This is an optimization exercise on Yosys and OpenROAD, whose aim is small area and a short achievable clock period, not a production implementation.
Function was checked by simulation only, so behaviour that the tests miss may differ from the original.
Not every run is shown, and edits may drop behaviour that the tests do not exercise.
Power figures rest on the tool's default switching activity, not on a simulated workload.

<file path="flow/flow/run.sh">
#!/bin/bash
# Standard ORFS layout, with the port buffers made from sky130_fd_sc_hd__buf_2
# instead of the default delay buffer.
set -e
echo 'export BUFFER_PORTS_ARGS = -buffer_cell sky130_fd_sc_hd__buf_2' >> config.mk
bash standard.sh > standard.log 2>&1
</file>
<file path="flow/standard.sh">
#!/bin/bash
# synth_recipe.tcl (not shown) runs the flow's synth.tcl, then flattens the netlist and writes it again
# the make line also repeats each setting of config.mk as NAME=value (left out here)
make -C /OpenROAD-flow-scripts/flow DESIGN_CONFIG=/design/flow/config.mk WORK_HOME=/design/flow/orfs CLKGATE_MAP_FILE= SYNTH_SCRIPT=/design/flow/synth_recipe.tcl "${@:-finish}"
</file>
<file path="flow/config.mk">
export PLATFORM = sky130hd
export DESIGN_NAME = pipelined_cpu
export DESIGN_NICKNAME = pipelined_cpu
export VERILOG_FILES = /design/flow/design.v
export SDC_FILE = /design/flow/constraint.sdc
export NUM_CORES = 4
export LEC_CHECK = 0
export CAP_MARGIN = 0
export CELL_PAD_IN_SITES_DETAIL_PLACEMENT = 1
export CELL_PAD_IN_SITES_GLOBAL_PLACEMENT = 1
export CORE_MARGIN = 2
export CORE_UTILIZATION = 50
export CTS_BUF_LIST = sky130_fd_sc_hd__clkbuf_4 sky130_fd_sc_hd__clkbuf_8 sky130_fd_sc_hd__clkbuf_16
export SLEW_MARGIN = 0
export SYNTH_HIERARCHICAL = 1
export BUFFER_PORTS_ARGS = -buffer_cell sky130_fd_sc_hd__buf_2
</file>
<file path="flow/constraint.sdc">
create_clock -name core_clock -period 60.0 [get_ports {clk}]
set_input_delay 12.0000 -clock core_clock [delete_from_list [all_inputs] [get_ports {clk}]]
set_output_delay 12.0000 -clock core_clock [all_outputs]
set_load 0.01 [all_outputs]
</file>
<file path="flow/design.v">
module pipelined_cpu(
    input  logic clk, reset,
    output logic [63:0] imem_addr,
    input  logic [31:0] imem_data,
    output logic [63:0] dmem_addr, dmem_wdata,
    output logic dmem_we, dmem_re,
    input  logic [63:0] dmem_rdata
    );
    function automatic [63:0] bk_add64(input [63:0] a, input [63:0] b, input cin);
        reg [63:0] p, g, pp, gg;
        integer i, j;
        p = a ^ b;
        g = a & b;
        pp = p;
        gg = g;
        gg[0] = g[0] | (p[0] & cin);
        for (i = 1; i <= 6; i = i + 1)
            for (j = 2**i - 1; j < 64; j = j + 2**i) begin
                gg[j] = gg[j] | (pp[j] & gg[j - 2**(i-1)]);
                pp[j] = pp[j] & pp[j - 2**(i-1)];
            end
        for (i = 6; i > 0; i = i - 1)
            for (j = 2**i + 2**(i-1) - 1; j < 64; j = j + 2**i) begin
                gg[j] = gg[j] | (pp[j] & gg[j - 2**(i-1)]);
                pp[j] = pp[j] & pp[j - 2**(i-1)];
            end
        bk_add64 = p ^ {gg[62:0], cin};
    endfunction
    logic        rst_d;                  
    logic [63:0] pc;
    logic        f_v;
    logic [31:0] f_ins;
    logic [63:0] f_pc;
    logic [63:0] m_alu, m_wdata;
    logic [4:0]  m_rd;
    logic        m_rw, m_mr, m_mw;
    logic [63:0] o_alu;
    logic        o_mr;
    logic [63:0] w_data;
    logic [4:0]  w_rd;
    logic        w_rw;
    logic        w_z, w2_z;
    logic        w2_rw;
    logic        m_upd, fz, fn;
    logic [30:0][63:0] rf;
    logic [10:0] op;
    assign op = f_ins[31:21];
    logic d_r2l, d_alusrc, d_mr, d_rw, d_mw, d_dt, d_unc, d_bl, d_br, d_upd, d_cond, d_cbz, d_branch;
    logic [1:0] d_aluop;    
    logic [4:0] d_rn, d_rd, d_rm;
    always_comb begin
        d_r2l = 1'b0; d_alusrc = 1'b0; d_mr = 1'b0; d_rw = 1'b0; d_mw = 1'b0; d_dt = 1'b0;
        d_unc = 1'b0; d_bl = 1'b0; d_br = 1'b0; d_upd = 1'b0; d_cond = 1'b0; d_cbz = 1'b0;
        d_branch = 1'b0; d_aluop = 2'b00;
        d_rn = 5'd31; d_rd = 5'd31; d_rm = 5'd31;
        casez (op)
            11'b1001000100?: begin  
                d_r2l = 1'b1; d_alusrc = 1'b1; d_rw = 1'b1; d_aluop = 2'b10;
                d_rn = f_ins[9:5]; d_rd = f_ins[4:0];
            end
            11'b10101011000: begin  
                d_r2l = 1'b1; d_rw = 1'b1; d_upd = 1'b1; d_aluop = 2'b10;
                d_rn = f_ins[9:5]; d_rd = f_ins[4:0]; d_rm = f_ins[20:16];
            end
            11'b000101?????: begin  
                d_r2l = 1'b1; d_unc = 1'b1; d_branch = 1'b1;
            end
            11'b01010100???: begin  
                d_cond = 1'b1; d_aluop = 2'b11; d_rd = f_ins[4:0];
            end
            11'b100101?????: begin  
                d_r2l = 1'b1; d_rw = 1'b1; d_unc = 1'b1; d_bl = 1'b1; d_branch = 1'b1;
                d_rd = 5'd30;
            end
            11'b11010110000: begin  
                d_r2l = 1'b1; d_br = 1'b1; d_branch = 1'b1; d_rn = f_ins[4:0];
            end
            11'b10110100???: begin  
                d_r2l = 1'b1; d_upd = 1'b1; d_cbz = 1'b1; d_rm = f_ins[4:0];
            end
            11'b11111000010: begin  
                d_r2l = 1'b1; d_alusrc = 1'b1; d_mr = 1'b1; d_rw = 1'b1; d_dt = 1'b1; d_aluop = 2'b10;
                d_rn = f_ins[9:5]; d_rd = f_ins[4:0];
            end
            11'b11111000000: begin  
                d_alusrc = 1'b1; d_mw = 1'b1; d_dt = 1'b1; d_aluop = 2'b10;
                d_rn = f_ins[9:5]; d_rd = f_ins[4:0];
            end
            11'b11101011000: begin  
                d_r2l = 1'b1; d_rw = 1'b1; d_upd = 1'b1; d_aluop = 2'b11;
                d_rn = f_ins[9:5]; d_rd = f_ins[4:0]; d_rm = f_ins[20:16];
            end
            default: ;
        endcase
    end
    logic v;
    assign v = f_v & ~rst_d;
    logic [4:0] x_rn, x_rd, x_ab, x_rm, ra2;
    assign x_rn = f_v ? d_rn : 5'd0;
    assign x_rm = f_v ? d_rm : 5'd0;
    assign x_rd = v ? d_rd : 5'd0;
    assign x_ab = v ? (d_r2l ? d_rm : d_rd) : 5'd0;
    assign ra2  = rst_d ? 5'd31 : (f_v ? (d_r2l ? d_rm : d_rd) : 5'd0);
    logic x_alusrc, x_mr, x_rw, x_mw, x_br, x_upd, x_cbz, x_branch, x_cond;
    logic [1:0] x_aluop;
    assign x_alusrc = v & (d_alusrc | d_bl);
    assign x_mr     = v & d_mr;
    assign x_rw     = v & d_rw;
    assign x_mw     = v & d_mw;
    assign x_br     = v & d_br;
    assign x_upd    = v & d_upd;
    assign x_cbz    = v & d_cbz;
    assign x_branch = v & d_branch;
    assign x_cond   = v & d_cond;
    assign x_aluop  = v ? (d_bl ? 2'b10 : d_aluop) : 2'b00;
    logic [63:0] x_imm, x_boff;
    assign x_imm  = d_bl ? 64'd4 : d_dt ? {{55{f_ins[20]}}, f_ins[20:12]} : {{52{f_ins[21]}}, f_ins[21:10]};
    assign x_boff = d_unc ? {{36{f_ins[25]}}, f_ins[25:0], 2'b00} : {{43{f_ins[23]}}, f_ins[23:5], 2'b00};
    logic [63:0] x_da, x_db;
    logic [31:0] sa, sb;
    logic sfwd;
    assign sfwd = v & d_mw & (d_rd == m_rd);
    always_comb begin
        for (int i = 0; i < 31; i++) begin
            sa[i] = (d_rn == i[4:0]);
            sb[i] = (ra2 == i[4:0]) & ~sfwd;
        end
        sa[31] = d_bl;
        sb[31] = sfwd;
    end
    rf_read rda (.rf(rf), .extra(f_pc), .sel(sa), .out(x_da));
    rf_read rdb (.rf(rf), .extra(m_alu), .sel(sb), .out(x_db));
    logic cbz_zero;
    always_comb begin
        if (m_rw && m_rd == x_rm && m_rd != 5'd31)        cbz_zero = m_z;
        else if (w_rw && w_rd == x_rm && w_rd != 5'd31)   cbz_zero = w_z;
        else if (w2_rw && w_rd == x_rm && w_rd != 5'd31)  cbz_zero = w2_z;
        else                                              cbz_zero = (x_db == 64'd0);
    end
    logic m_z, ez, en;
    assign m_z = (m_alu == 64'd0);
    assign ez  = m_upd ? m_z : fz;
    assign en  = m_upd ? m_alu[63] : fn;
    logic bcond;
    always_comb begin
        case (d_rd[3:0])
            4'b0000: bcond = ez;
            4'b0001: bcond = ~ez;
            4'b1010: bcond = ~en | ez;
            4'b1011: bcond = en & ~ez;
            4'b1100: bcond = ~en & ~ez;
            4'b1101: bcond = en | ez;
            default: bcond = 1'b0;
        endcase
    end
    logic x_taken;
    assign x_taken = (x_cbz & cbz_zero) | x_branch | (x_cond & bcond);
    logic [63:0] pc_plus4, x_target;
    assign pc_plus4 = {bk_add64({pc[63:2], 2'b00}, 64'd4, 1'b0)} | {62'd0, pc[1:0]};
    assign x_target = {bk_add64({f_pc[63:2], 2'b00}, x_boff, 1'b0)} | {62'd0, f_pc[1:0]};
    logic [63:0] opa, opb, add2, res, alu;
    logic fa_m, fa_w, fb_m, fb_w;
    assign fa_m = m_rw && m_rd == x_rn && m_rd != 5'd31;
    assign fa_w = w_rw && w_rd == x_rn && w_rd != 5'd31;
    assign fb_m = m_rw && m_rd == x_ab && m_rd != 5'd31 && !x_mw;
    assign fb_w = w_rw && w_rd == x_ab && w_rd != 5'd31;
    logic sa_m, sa_w, sa_r, sb_m, sb_w, sb_r, sb_i;
    assign sa_m = x_aluop[1] & fa_m;
    assign sa_w = x_aluop[1] & ~fa_m & fa_w;
    assign sa_r = x_aluop[1] & ~fa_m & ~fa_w;
    assign sb_m = fb_m;
    assign sb_w = ~fb_m & fb_w;
    assign sb_r = ~fb_m & ~fb_w & ~x_alusrc;
    assign sb_i = ~fb_m & ~fb_w & x_alusrc;
    logic [63:0] opa_n, opb_n;
    for (genvar b = 0; b < 64; b++) begin : opmux
        rf_aoi222 ua (.a0(m_alu[b]), .s0(sa_m), .a1(w_data[b]), .s1(sa_w), .a2(x_da[b]), .s2(sa_r), .y(opa_n[b]));
        rf_aoi222 ub (.a0(m_alu[b]), .s0(sb_m), .a1(w_data[b]), .s1(sb_w), .a2(x_db[b]), .s2(sb_r), .y(opb_n[b]));
    end
    assign opa = ~opa_n;
    assign opb = ~opb_n | (x_imm & {64{sb_i}});
    assign res = bk_add64(opa, opb ^ {64{x_aluop[0]}}, x_aluop[0]);
    assign alu = res;
    logic [63:0] pc_n;
    logic s_br, s_tk, s_inc;
    logic [2:0] psel;
    rst_gate #(3) g_pc (.rst(reset), .d({x_br, ~x_br & x_taken, ~x_br & ~x_taken}), .q(psel));
    assign {s_br, s_tk, s_inc} = psel;
    for (genvar b = 0; b < 64; b++) begin : pcmux
        rf_aoi222 u (.a0(x_da[b]), .s0(s_br), .a1(x_target[b]), .s1(s_tk), .a2(pc_plus4[b]), .s2(s_inc), .y(pc_n[b]));
    end
    logic [5:0] ctl_d;
    rst_gate #(6) g_ctl (.rst(reset), .d({x_rw, x_mr, x_mw, x_upd, m_rw, 1'b1}), .q(ctl_d));
    logic [63:0] alu_o;
    logic        x_mr_o;
    pass_buf #(65) g_dup (.d({alu, ctl_d[4]}), .q({alu_o, x_mr_o}));
    logic [1:0] fl_d;
    rst_gate #(2) g_fl (.rst(reset), .d({ez, en}), .q(fl_d));
    always_ff @(posedge clk) begin
        rst_d <= reset;
        pc    <= ~pc_n;
        f_v   <= ~rst_d;
        f_ins <= imem_data;
        f_pc  <= pc;
        m_alu   <= alu;
        o_alu   <= alu_o;
        o_mr    <= x_mr_o;
        m_rd    <= x_rd;
        m_wdata <= x_db;
        m_rw    <= ctl_d[5];
        m_mr    <= ctl_d[4];
        m_mw    <= ctl_d[3];
        m_upd   <= ctl_d[2];
        fz      <= fl_d[1];
        fn      <= fl_d[0];
        w_rw   <= ctl_d[1];
        w_rd   <= m_rd;
        w_z    <= m_z;
        w_data <= dmem_rdata | (m_alu & {64{~m_mr}});
        w2_rw  <= w_rw;
        w2_z   <= w_z;
    end
    always_ff @(posedge clk) begin
        for (int i = 0; i < 31; i++)
            if (w_rw && w_rd == i[4:0]) rf[i] <= w_data;
    end
    assign imem_addr  = pc;
    assign dmem_addr  = o_alu;
    assign dmem_wdata = m_wdata;
    assign dmem_we    = m_mw;
    assign dmem_re    = o_mr;
endmodule
module rf_read(
    input  logic [30:0][63:0] rf,
    input  logic [63:0] extra,
    input  logic [31:0] sel,
    output logic [63:0] out
    );
    for (genvar b = 0; b < 64; b++) begin : bits
        logic [10:0] y;
        logic [2:0] z;
        for (genvar g = 0; g < 10; g++) begin : grp
            rf_aoi222 u (.a0(rf[3*g][b]), .s0(sel[3*g]), .a1(rf[3*g+1][b]), .s1(sel[3*g+1]),
                         .a2(rf[3*g+2][b]), .s2(sel[3*g+2]), .y(y[g]));
        end
        rf_aoi22 u10 (.a0(rf[30][b]), .s0(sel[30]), .a1(extra[b]), .s1(sel[31]), .y(y[10]));
        rf_nand4 u11 (.a(y[0]), .b(y[1]), .c(y[2]), .d(y[3]), .y(z[0]));
        rf_nand4 u12 (.a(y[4]), .b(y[5]), .c(y[6]), .d(y[7]), .y(z[1]));
        rf_nand3 u13 (.a(y[8]), .b(y[9]), .c(y[10]), .y(z[2]));
        rf_or3   u14 (.a(z[0]), .b(z[1]), .c(z[2]), .y(out[b]));
    end
endmodule
module rf_aoi222(input logic a0, s0, a1, s1, a2, s2, output logic y);
    assign y = ~((a0 & s0) | (a1 & s1) | (a2 & s2));
endmodule
module rf_aoi22(input logic a0, s0, a1, s1, output logic y);
    assign y = ~((a0 & s0) | (a1 & s1));
endmodule
module rf_nand4(input logic a, b, c, d, output logic y);
    assign y = ~(a & b & c & d);
endmodule
module rf_nand3(input logic a, b, c, output logic y);
    assign y = ~(a & b & c);
endmodule
module rf_or3(input logic a, b, c, output logic y);
    assign y = a | b | c;
endmodule
module rst_gate #(parameter N = 1) (
    input  logic rst,
    input  logic [N-1:0] d,
    output logic [N-1:0] q
    );
    assign q = d & {N{~rst}};
endmodule
module pass_buf #(parameter N = 1) (
    input  logic [N-1:0] d,
    output logic [N-1:0] q
    );
    assign q = d;
endmodule
</file>
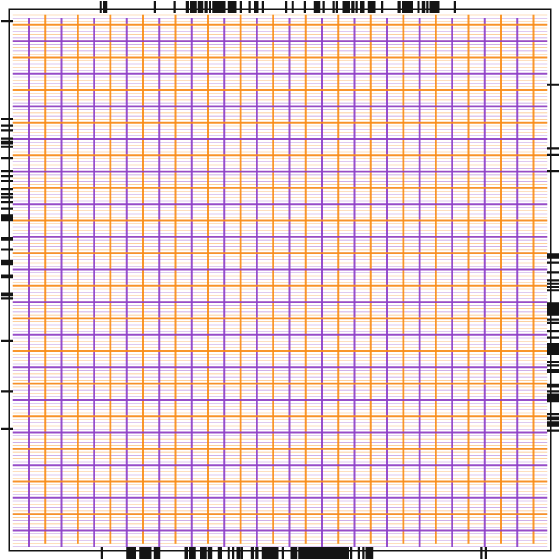
Figure 1: run 1, power grid.
Pins as bars on the die edge.
[VDD] orange
[VSS] purple
rows: 163
signal pins: 292
met5 straps: 32

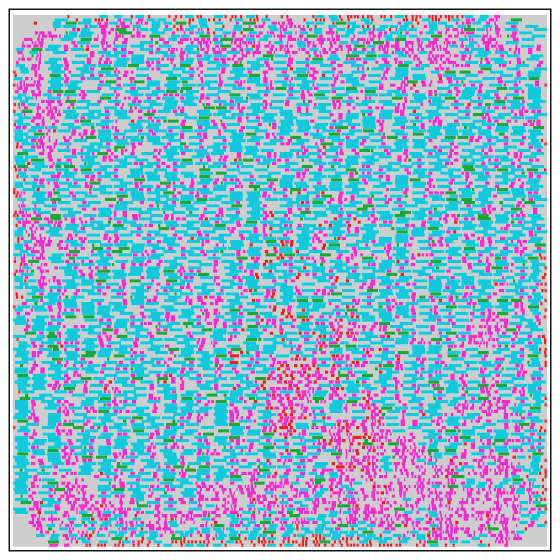
Figure 2: run 1, cell classes on the final placement.
Fill, decap, tap and diode cells in grey.
[remaining logic cells] magenta | cells: 3645 | share of their area: 28%
[registers] cyan | cells: 2423 | share of their area: 61%
[remaining buffers and delay cells] red | cells: 534 | share of their area: 3.0%
[clock drivers and dummy loads] green | cells: 470 | share of their area: 7.8%

==> flow_metrics.env, run 1 <==
export IMPL_post_route_period_util_pct=22.8
export IMPL_antenna_left=0
export IMPL_worstPathArrival_ns=1.66
export IMPL_busiest_layer="met2"
export IMPL_first_global_vias=80100
export IMPL_cts_root_buffer="clkbuf_16"
export IMPL_clock_buffers=365
export IMPL_crit_family="flip-flops"
export IMPL_design_seq_count=2423
export IMPL_routed_top_layer="met5"
export IMPL_routedWlPerCell_um=49.3
export IMPL_critPathMaxFanout=5
export IMPL_buf_share_pct=2.90
export IMPL_wl_met1_um=162000
export IMPL_hp_class="reg -> reg"
export IMPL_largestClassByArea="flip-flops and latches"
export IMPL_finalCriticalPeriod_ns=13.66
export IMPL_synthesis_instances=6193
export IMPL_final_cell_area_um2=115000
export IMPL_stdcell_count=9727
export IMPL_total_power_uw=3740
export IMPL_dieArea_um2=203000
export IMPL_inverters_excl_clock=257
export IMPL_drive_gt1_share_pct=18.1
export IMPL_relSlewSlack_pct=5.44
export IMPL_buffers=534
export IMPL_start_util_pct=50.4
export IMPL_cts_tree="done"
export IMPL_cp_end_kind="output port"
export IMPL_post_cts_buffers=0
export IMPL_post_drt_via_cell_ratio=8.34
export IMPL_grt_overflow=0
export IMPL_regArea_um2=68400
export IMPL_htreeDepth=5
export IMPL_multi_input_cells=3388
export IMPL_synthesis_area_um2=99600
export IMPL_gr_usage_met1_pct=58.5
export IMPL_die_h_um=450
export IMPL_num_antenna_cells=15
export IMPL_cts_num_sinks=2423
export IMPL_wl_met3_um=73000
export IMPL_worstMarginPinSlew_ns=1.42
export IMPL_fin_setup_tns_ns=0
export IMPL_ctsHoldBuffers=0
export IMPL_grt_pass1_wl_um=648000
export IMPL_multi_input_area_um2=30400
export IMPL_post_dp_cell_area_um2=106000
export IMPL_critPathSlowestCell="dfxtp_1"
export IMPL_crit_type="reg -> out"
export IMPL_critPathLaunch="pc[16]"
export IMPL_setup_viol=0
export IMPL_yosysWarnings=7
export IMPL_grt_max_degree=65
export IMPL_fin_ws_ns=46.34
export IMPL_first_pass_iters=14
export IMPL_drv_slew=0
export IMPL_multi_input_area_share_pct=26.4
export IMPL_place_inst=9242
export IMPL_critPathLaunchType="register"
export IMPL_met2_usage_pct=66.2
export IMPL_ioPinCount=292
export IMPL_rows=163
export IMPL_vdd_ir_drop_max_uv=30.0
export IMPL_dp_final_hpwl_um=284000
export IMPL_fillerInstances=18100
export IMPL_drv_cap=0
export IMPL_grtUsageMet3_pct=14.2
export IMPL_core_area_um2=198000
export IMPL_met2_length_um=202000
export IMPL_rsz0062_at_grt="no"
export IMPL_regToRegStartpoint="f_ins[29]"
export IMPL_timing_hold_ws_ns=0.356
export IMPL_cts_made_buffers=277
export IMPL_run_status="timing/DRC/antenna clean"
export IMPL_required_ns=48.00
export IMPL_seq_area_share_pct=59.4
export IMPL_nWellTaps=2640
export IMPL_nNetsFinal=7192
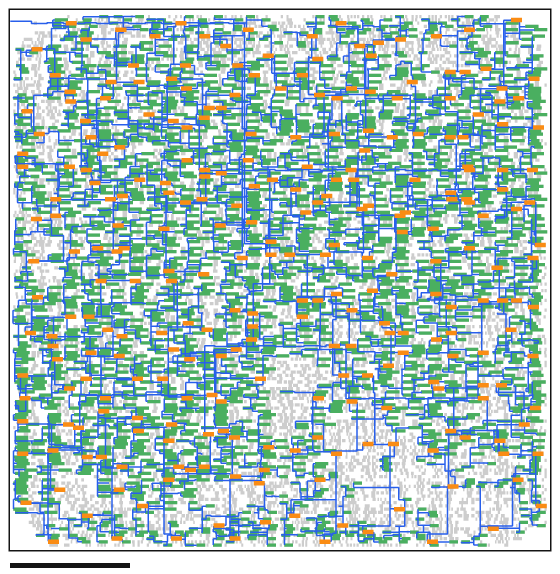
Figure 3: run 1, clock distribution.
The bar under the picture is 100 µm long.
[flip-flops] green | count: 2423
[clock wires] blue | length: 29.7 mm
[clock-net drivers] orange | count: 277
flops lie: all over the die
routed clock nets: 278
clock share of power: 44.5%
final clock skew: 0.0407 ns
Clock Latency Late Sink: 0.95 ns

run 1: power by group:
group          leakage (µW)  internal (µW)  switching (µW)  total [µW]
registers            0.0213           1860            58.7        1920
logic                0.0152           47.2             108         155
clock network       0.00441            978             688        1670
total                0.0409           2890             854        3740
run 1: layout by cell type, fill, tap and decap left out, types with 90 or more instances in the layout:
| master | n |
|---|---|
| a21o_1 | 124 |
| nand3_1 | 148 |
| a22oi_2 | 128 |
| nand4_1 | 287 |
| xor2_1 | 106 |
| inv_1 | 253 |
| buf_4 | 238 |
| a222oi_1 | 1472 |
| buf_2 | 291 |
| ha_1 | 150 |
| dfxtp_1 | 439 |
| nor2_4 | 90 |
| or3_1 | 134 |
| clkbuf_16 | 286 |
| edfxtp_1 | 1984 |
run 1: state kept, by name, summed over array words and instances, names as in the netlist, 5 cells and up:
register and flops:
rf 1984, f_pc 64, m_alu 64, m_wdata 64
o_alu 64, pc 64, w_data 64, f_ins 32
m_rd 5, w_rd 5
run 1: path summary, 6_finish.rpt:
check / slack [ns] / cells past startpoint / to
worst min-delay path: 0.36 / 0 / w2_z
worst max register to register: 47.15 / 35 / o_alu[63]
worst min register to register: 0.36 / 0 / w2_z
worst max-delay path: 46.34 / 1 / imem_addr[16]
Figure 4. Signal wires by layer (run 1).
The bar under the picture is 100 µm long. Only two layers are drawn.
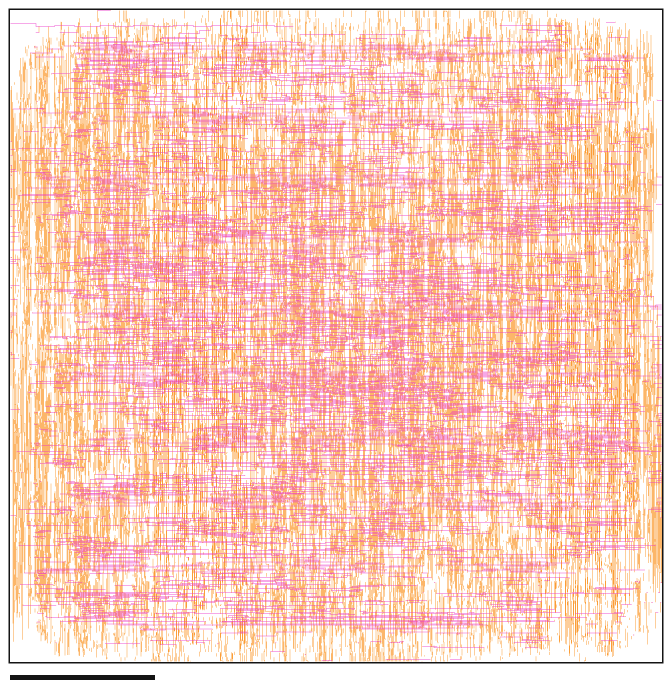

==> run 2, diff against run 1 <==
--- a/flow/design.v
+++ b/flow/design.v
@@ -157,7 +157,8 @@
     assign x_taken = (x_cbz & cbz_zero) | x_branch | (x_cond & bcond);
     logic [63:0] pc_plus4, x_target;
     assign pc_plus4 = {bk_add64({pc[63:2], 2'b00}, 64'd4, 1'b0)} | {62'd0, pc[1:0]};
-    assign x_target = {bk_add64({f_pc[63:2], 2'b00}, x_boff, 1'b0)} | {62'd0, f_pc[1:0]};
+    bk_cells #(62, 6) u_tgt (.a(f_pc[63:2]), .b(x_boff[63:2]), .cin(1'b0), .s(x_target[63:2]));
+    assign x_target[1:0] = f_pc[1:0];
     logic [63:0] opa, opb, add2, res, alu;
     logic fa_m, fa_w, fb_m, fb_w;
     assign fa_m = m_rw && m_rd == x_rn && m_rd != 5'd31;
@@ -179,7 +180,7 @@
     end
     assign opa = ~opa_n;
     assign opb = ~opb_n | (x_imm & {64{sb_i}});
-    assign res = bk_add64(opa, opb ^ {64{x_aluop[0]}}, x_aluop[0]);
+    bk_cells #(64, 6) u_alu (.a(opa), .b(opb ^ {64{x_aluop[0]}}), .cin(x_aluop[0]), .s(res));
     assign alu = res;
     logic [63:0] pc_n;
     logic s_br, s_tk, s_inc;
@@ -278,3 +279,60 @@
     );
     assign q = d;
 endmodule
+module bk_cells #(parameter W = 64, parameter L = 6) (
+    input  logic [W-1:0] a, b,
+    input  logic cin,
+    output logic [W-1:0] s
+    );
+    logic [W-1:0] p0, g0;
+    logic [W-1:0] gg [0:2*L];
+    logic [W-1:0] pp [0:L];
+    for (genvar j = 0; j < W; j++) begin : hb
+        c_ha u (.a(a[j]), .b(b[j]), .s(p0[j]), .c(g0[j]));
+    end
+    c_a21o u_cin (.a1(p0[0]), .a2(cin), .b1(g0[0]), .y(gg[0][0]));
+    assign gg[0][W-1:1] = g0[W-1:1];
+    assign pp[0] = p0;
+    for (genvar i = 1; i <= L; i++) begin : up
+        for (genvar j = 0; j < W; j++) begin : col
+            if ((j % (2**i)) == (2**i - 1)) begin : node
+                c_a21o ug (.a1(pp[i-1][j]), .a2(gg[i-1][j - 2**(i-1)]), .b1(gg[i-1][j]), .y(gg[i][j]));
+                if (i < L) begin : pn
+                    c_and2 up (.a(pp[i-1][j]), .b(pp[i-1][j - 2**(i-1)]), .y(pp[i][j]));
+                end else begin : pz
+                    assign pp[i][j] = 1'b0;
+                end
+            end else begin : thru
+                assign gg[i][j] = gg[i-1][j];
+                assign pp[i][j] = pp[i-1][j];
+            end
+        end
+    end
+    for (genvar k = 0; k < L; k++) begin : dn
+        localparam int I = L - k;
+        for (genvar j = 0; j < W; j++) begin : col
+            if ((j % (2**I)) == (2**(I-1) - 1) && j >= (2**I + 2**(I-1) - 1)) begin : node
+                c_a21o ug (.a1(pp[L][j]), .a2(gg[L+k][j - 2**(I-1)]), .b1(gg[L+k][j]), .y(gg[L+k+1][j]));
+            end else begin : thru
+                assign gg[L+k+1][j] = gg[L+k][j];
+            end
+        end
+    end
+    assign s[0] = p0[0] ^ cin;
+    for (genvar j = 1; j < W; j++) begin : sb
+        c_xor2 u (.a(p0[j]), .b(gg[2*L][j-1]), .y(s[j]));
+    end
+endmodule
+module c_ha(input logic a, b, output logic s, c);
+    assign s = a ^ b;
+    assign c = a & b;
+endmodule
+module c_a21o(input logic a1, a2, b1, output logic y);
+    assign y = (a1 & a2) | b1;
+endmodule
+module c_and2(input logic a, b, output logic y);
+    assign y = a & b;
+endmodule
+module c_xor2(input logic a, b, output logic y);
+    assign y = a ^ b;
+endmodule
--- a/flow/config.mk
+++ b/flow/config.mk
@@ -10,7 +10,8 @@
 export CELL_PAD_IN_SITES_GLOBAL_PLACEMENT = 1
 export CORE_MARGIN = 2
 export CORE_UTILIZATION = 50
-export CTS_BUF_LIST = sky130_fd_sc_hd__clkbuf_4 sky130_fd_sc_hd__clkbuf_8 sky130_fd_sc_hd__clkbuf_16
+export CTS_CLUSTER_DIAMETER = 60
+export CTS_CLUSTER_SIZE = 30
 export SLEW_MARGIN = 0
 export SYNTH_HIERARCHICAL = 1
 export BUFFER_PORTS_ARGS = -buffer_cell sky130_fd_sc_hd__buf_2
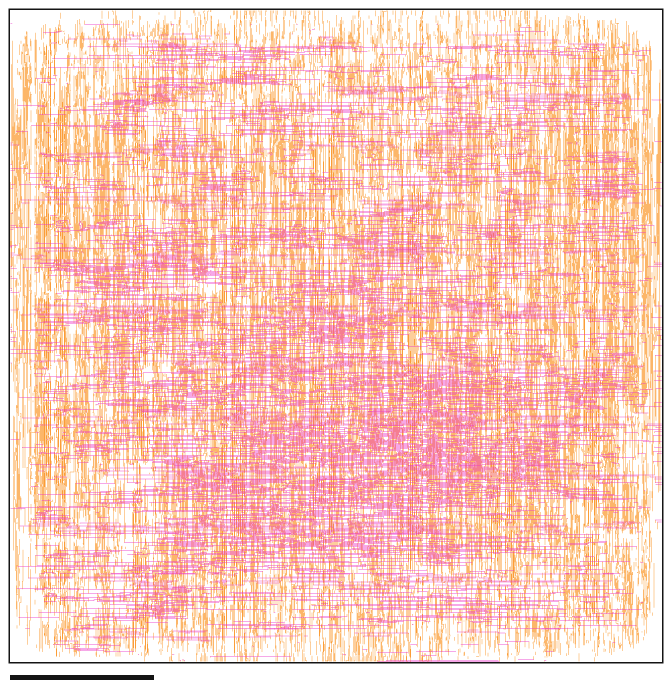
Figure 5: run 2, signal wires by layer.
The bar under the picture is 100 µm long. Only two layers are drawn.
[M2] orange | wire length: 201 mm
[M3] magenta | wire length: 80.0 mm

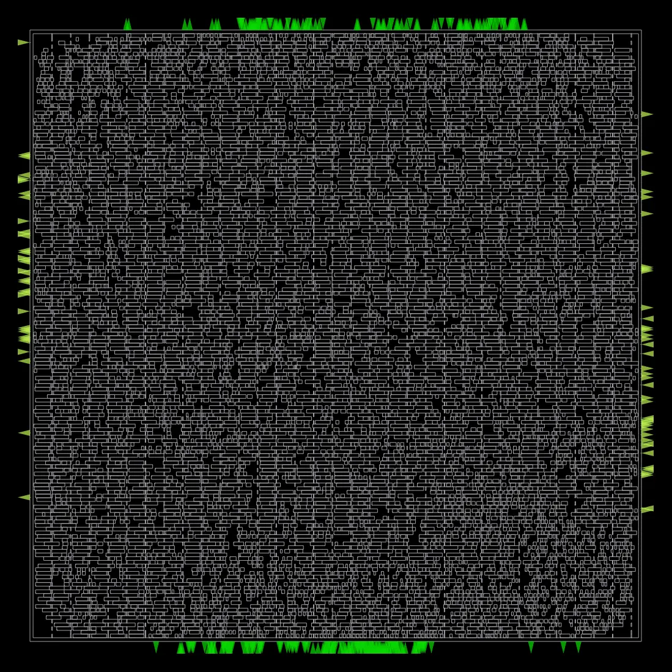
Figure 6: run 2, placed standard cells.
Seq area share: 60.6%
fin cells: 9688
fin util: 56.6%
# fillers: 18500
core area: 199000 µm²

==> run 2 against run 1 <==
Against the previous run:
- largest cell class unchanged
- first-iteration DRC count increased by 10%
- sequential share of layout area grew 1.2 points
- final cell count down 0.40%
- non-clock buffer count up 17
- utilization fell by 1.7 points
- sequential power about the same
- register-to-register slack better by 0.52 ns
- critical endpoint is now imem_addr[1]
- die area increased by 0.57%
- still clean
==> flow_metrics.env, run 2 <==
export IMPL_timing_hold_ws_ns=0.361
export IMPL_die_h_um=452
export IMPL_critPathMaxFanout=4
export IMPL_worstMarginPinSlew_ns=1.31
export IMPL_cts_num_sinks=2423
export IMPL_run_status="timing/DRC/antenna clean"
export IMPL_p_leak_uw=0.0412
export IMPL_fin_setup_tns_ns=0
export IMPL_cts_buffer_depth=3
export IMPL_final_common_cell="edfxtp_1"
export IMPL_grt_pass1_wl_um=659000
export IMPL_drive_gt1_share_pct=16.7
export IMPL_path_clk_slew_ns=0.09
export IMPL_grt_max_degree=65
export IMPL_critPathSlowestCell="dfxtp_1"
export IMPL_setup_viol=0
export IMPL_final_cell_area_um2=113000
export IMPL_crit_type="reg -> out"
export IMPL_worstPathArrival_ns=1.71
export IMPL_cts_made_buffers=165
export IMPL_portBuffers=291
export IMPL_antenna_found_initial=50
export IMPL_drc=0
export IMPL_pwr_share_comb_pct=5.8
export IMPL_place_congestion=0.928
export IMPL_nNetsFinal=7125
export IMPL_drv_cap=0
export IMPL_dp_final_hpwl_um=287000
export IMPL_dieArea_um2=204000
export IMPL_critPathLaunchType="register"
export IMPL_layout_common_cells="1984 x edfxtp_1, 1472 x a222oi_1, 439 x dfxtp_1"
export IMPL_path_cells="buf_2"
export IMPL_cts_tree="done"
export IMPL_drtIter0Drc=24300
export IMPL_cp_end_kind="output port"
export IMPL_post_cts_buffers=0
export IMPL_clk_latency_ns=0.90
export IMPL_pwr_density_cell_nw_per_um2=29.9
export IMPL_relSlewSlack_pct=12.5
export IMPL_routedWlPerCell_um=50.6
export IMPL_cts_root_buffer="clkbuf_16"
export IMPL_die_w_um=452
export IMPL_post_place_ws_ns=46.06
export IMPL_yosysWarnings=17
export IMPL_p_switching_uw=873
export IMPL_final_setup_skew_ns=0.0592
export IMPL_required_ns=48.00
export IMPL_first_pass_iters=15
export IMPL_crit_family="flip-flops"
export IMPL_ioPinCount=292
export IMPL_hp_class="reg -> reg"
export IMPL_ctsHoldBuffers=0
export IMPL_regMostFlops="rf"
export IMPL_post_dp_cell_area_um2=107000
export IMPL_p_seq_share_pct=57.1
export IMPL_synthesis_instances=6294
export IMPL_rsz0062_at_grt="no"
export IMPL_htreeDepth=4
export IMPL_max_stage_delay_ns=0.56
export IMPL_grt_overflow=0
export IMPL_syn2layout_area_growth_pct=12.7
export IMPL_drv_slew=0
export IMPL_synthesis_area_um2=100000
export IMPL_fin_ws_ns=46.29
export IMPL_antenna_left=0
export IMPL_largest_reg_flops=1984
export IMPL_total_power_uw=3370
export IMPL_grt_usage_pct=46.7
export IMPL_vias=82200
export IMPL_synth_avg_cell_area_um2=15.9
export IMPL_first_global_vias=79700
export IMPL_p_clk_share_pct=37.1
export IMPL_fmax_mhz=72.9
export IMPL_post_route_period_util_pct=22.9
export IMPL_path_buf_inv=1
export IMPL_rows=164
export IMPL_finalCriticalPeriod_ns=13.71
export IMPL_vdd_ir_drop_max_uv=32.6
export IMPL_p_int_uw=2500
export IMPL_post_drt_via_cell_ratio=8.49
export IMPL_start_util_pct=50.2
export IMPL_hold_viol_final=0
export IMPL_drt_total_wl_um=490000
export IMPL_cts_resized=0
export IMPL_place_inst=9359
export IMPL_sw_frac_of_total_pct=25.9
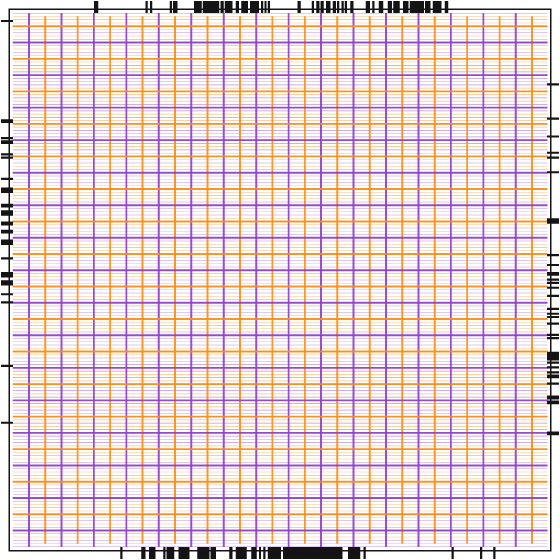
Figure 7: run 2, power grid.
Pins as bars on the die edge.
[VSS] purple
[VDD] orange
signal pins: 292
rows: 164
met1 rails: 165
met4 straps: 32

==> run 2: cell type report <==
cell class,instances,area [µm²]
fillers,18500,86600
flip-flops and latches,2423,68400
multi-input cells,3526,31000
clock buffers,181,4320
repair buffers,551,3570
well taps,2656,3320
clock inverters,122,1460
inverters,203,769
diodes,26,65.1
==> run 2: path summary, 6_finish.rpt <==
kind	cells after the start	slack [ns]	end	start
worst max register to register	26	47.67	pc[61]	f_ins[23]
worst min register to register	0	0.36	w2_z	w_z
worst max-delay path	1	46.29	imem_addr[1]	pc[1]
worst min-delay path	0	0.36	w2_z	w_z
==> run 2: power by group through the flow <==
| stage | registers, µW | logic (µW) | clock network, µW |
|---|---|---|---|
| 2_1_floorplan | 1950 | 86.3 | 0 |
| 3_3_place_gp | 1960 | 182 | 0 |
| 3_5_place_dp | 1960 | 184 | 0 |
| 4_1_cts | 1920 | 186 | 1250 |
| 5_1_grt | 1930 | 198 | 1310 |
| 6_report | 1930 | 195 | 1250 |
==> run 2: metal layers <==
metal,GRT usage [%],up-vias,wire [µm]
met5,1.28,-,615
met4,31.4,48,39200
met3,17.4,1848,80000
met2,65.3,8488,201000
met1,60.4,41700,169000
li1,-,30100,-

afterwards: timing with drivers on the ports:
No port has a modelled driver above. Below, the same layouts with a new extraction and two added sets of constraints. Step 1, drivers: a clkbuf_16 drives clk and a buf_2 each remaining input, both assumed. Step 2 also shifts input and output timing later by t, the mid clock arrival at the registers, as if the neighbouring blocks saw the same clock. a / b / c = ideal / step 1 / step 2; a / b = the first two.
| run | shift t [ns] | setup WS [ns] | clock arrival spread, ns | worst data-port slew with drivers (ns) |
|---|---|---|---|---|
| run 1 | 1.026 | 46.343 / 46.246 / 45.960 | 0.041 / 0.041 | 0.09 |
| run 2 | 0.976 | 46.288 / 46.187 / 45.888 | 0.060 / 0.060 | 0.12 |
After both steps every run listed still meets setup and hold. For run 2, which loses most, drivers alone change the setup slack by -0.101 ns; drivers and shift together by -0.400 ns.
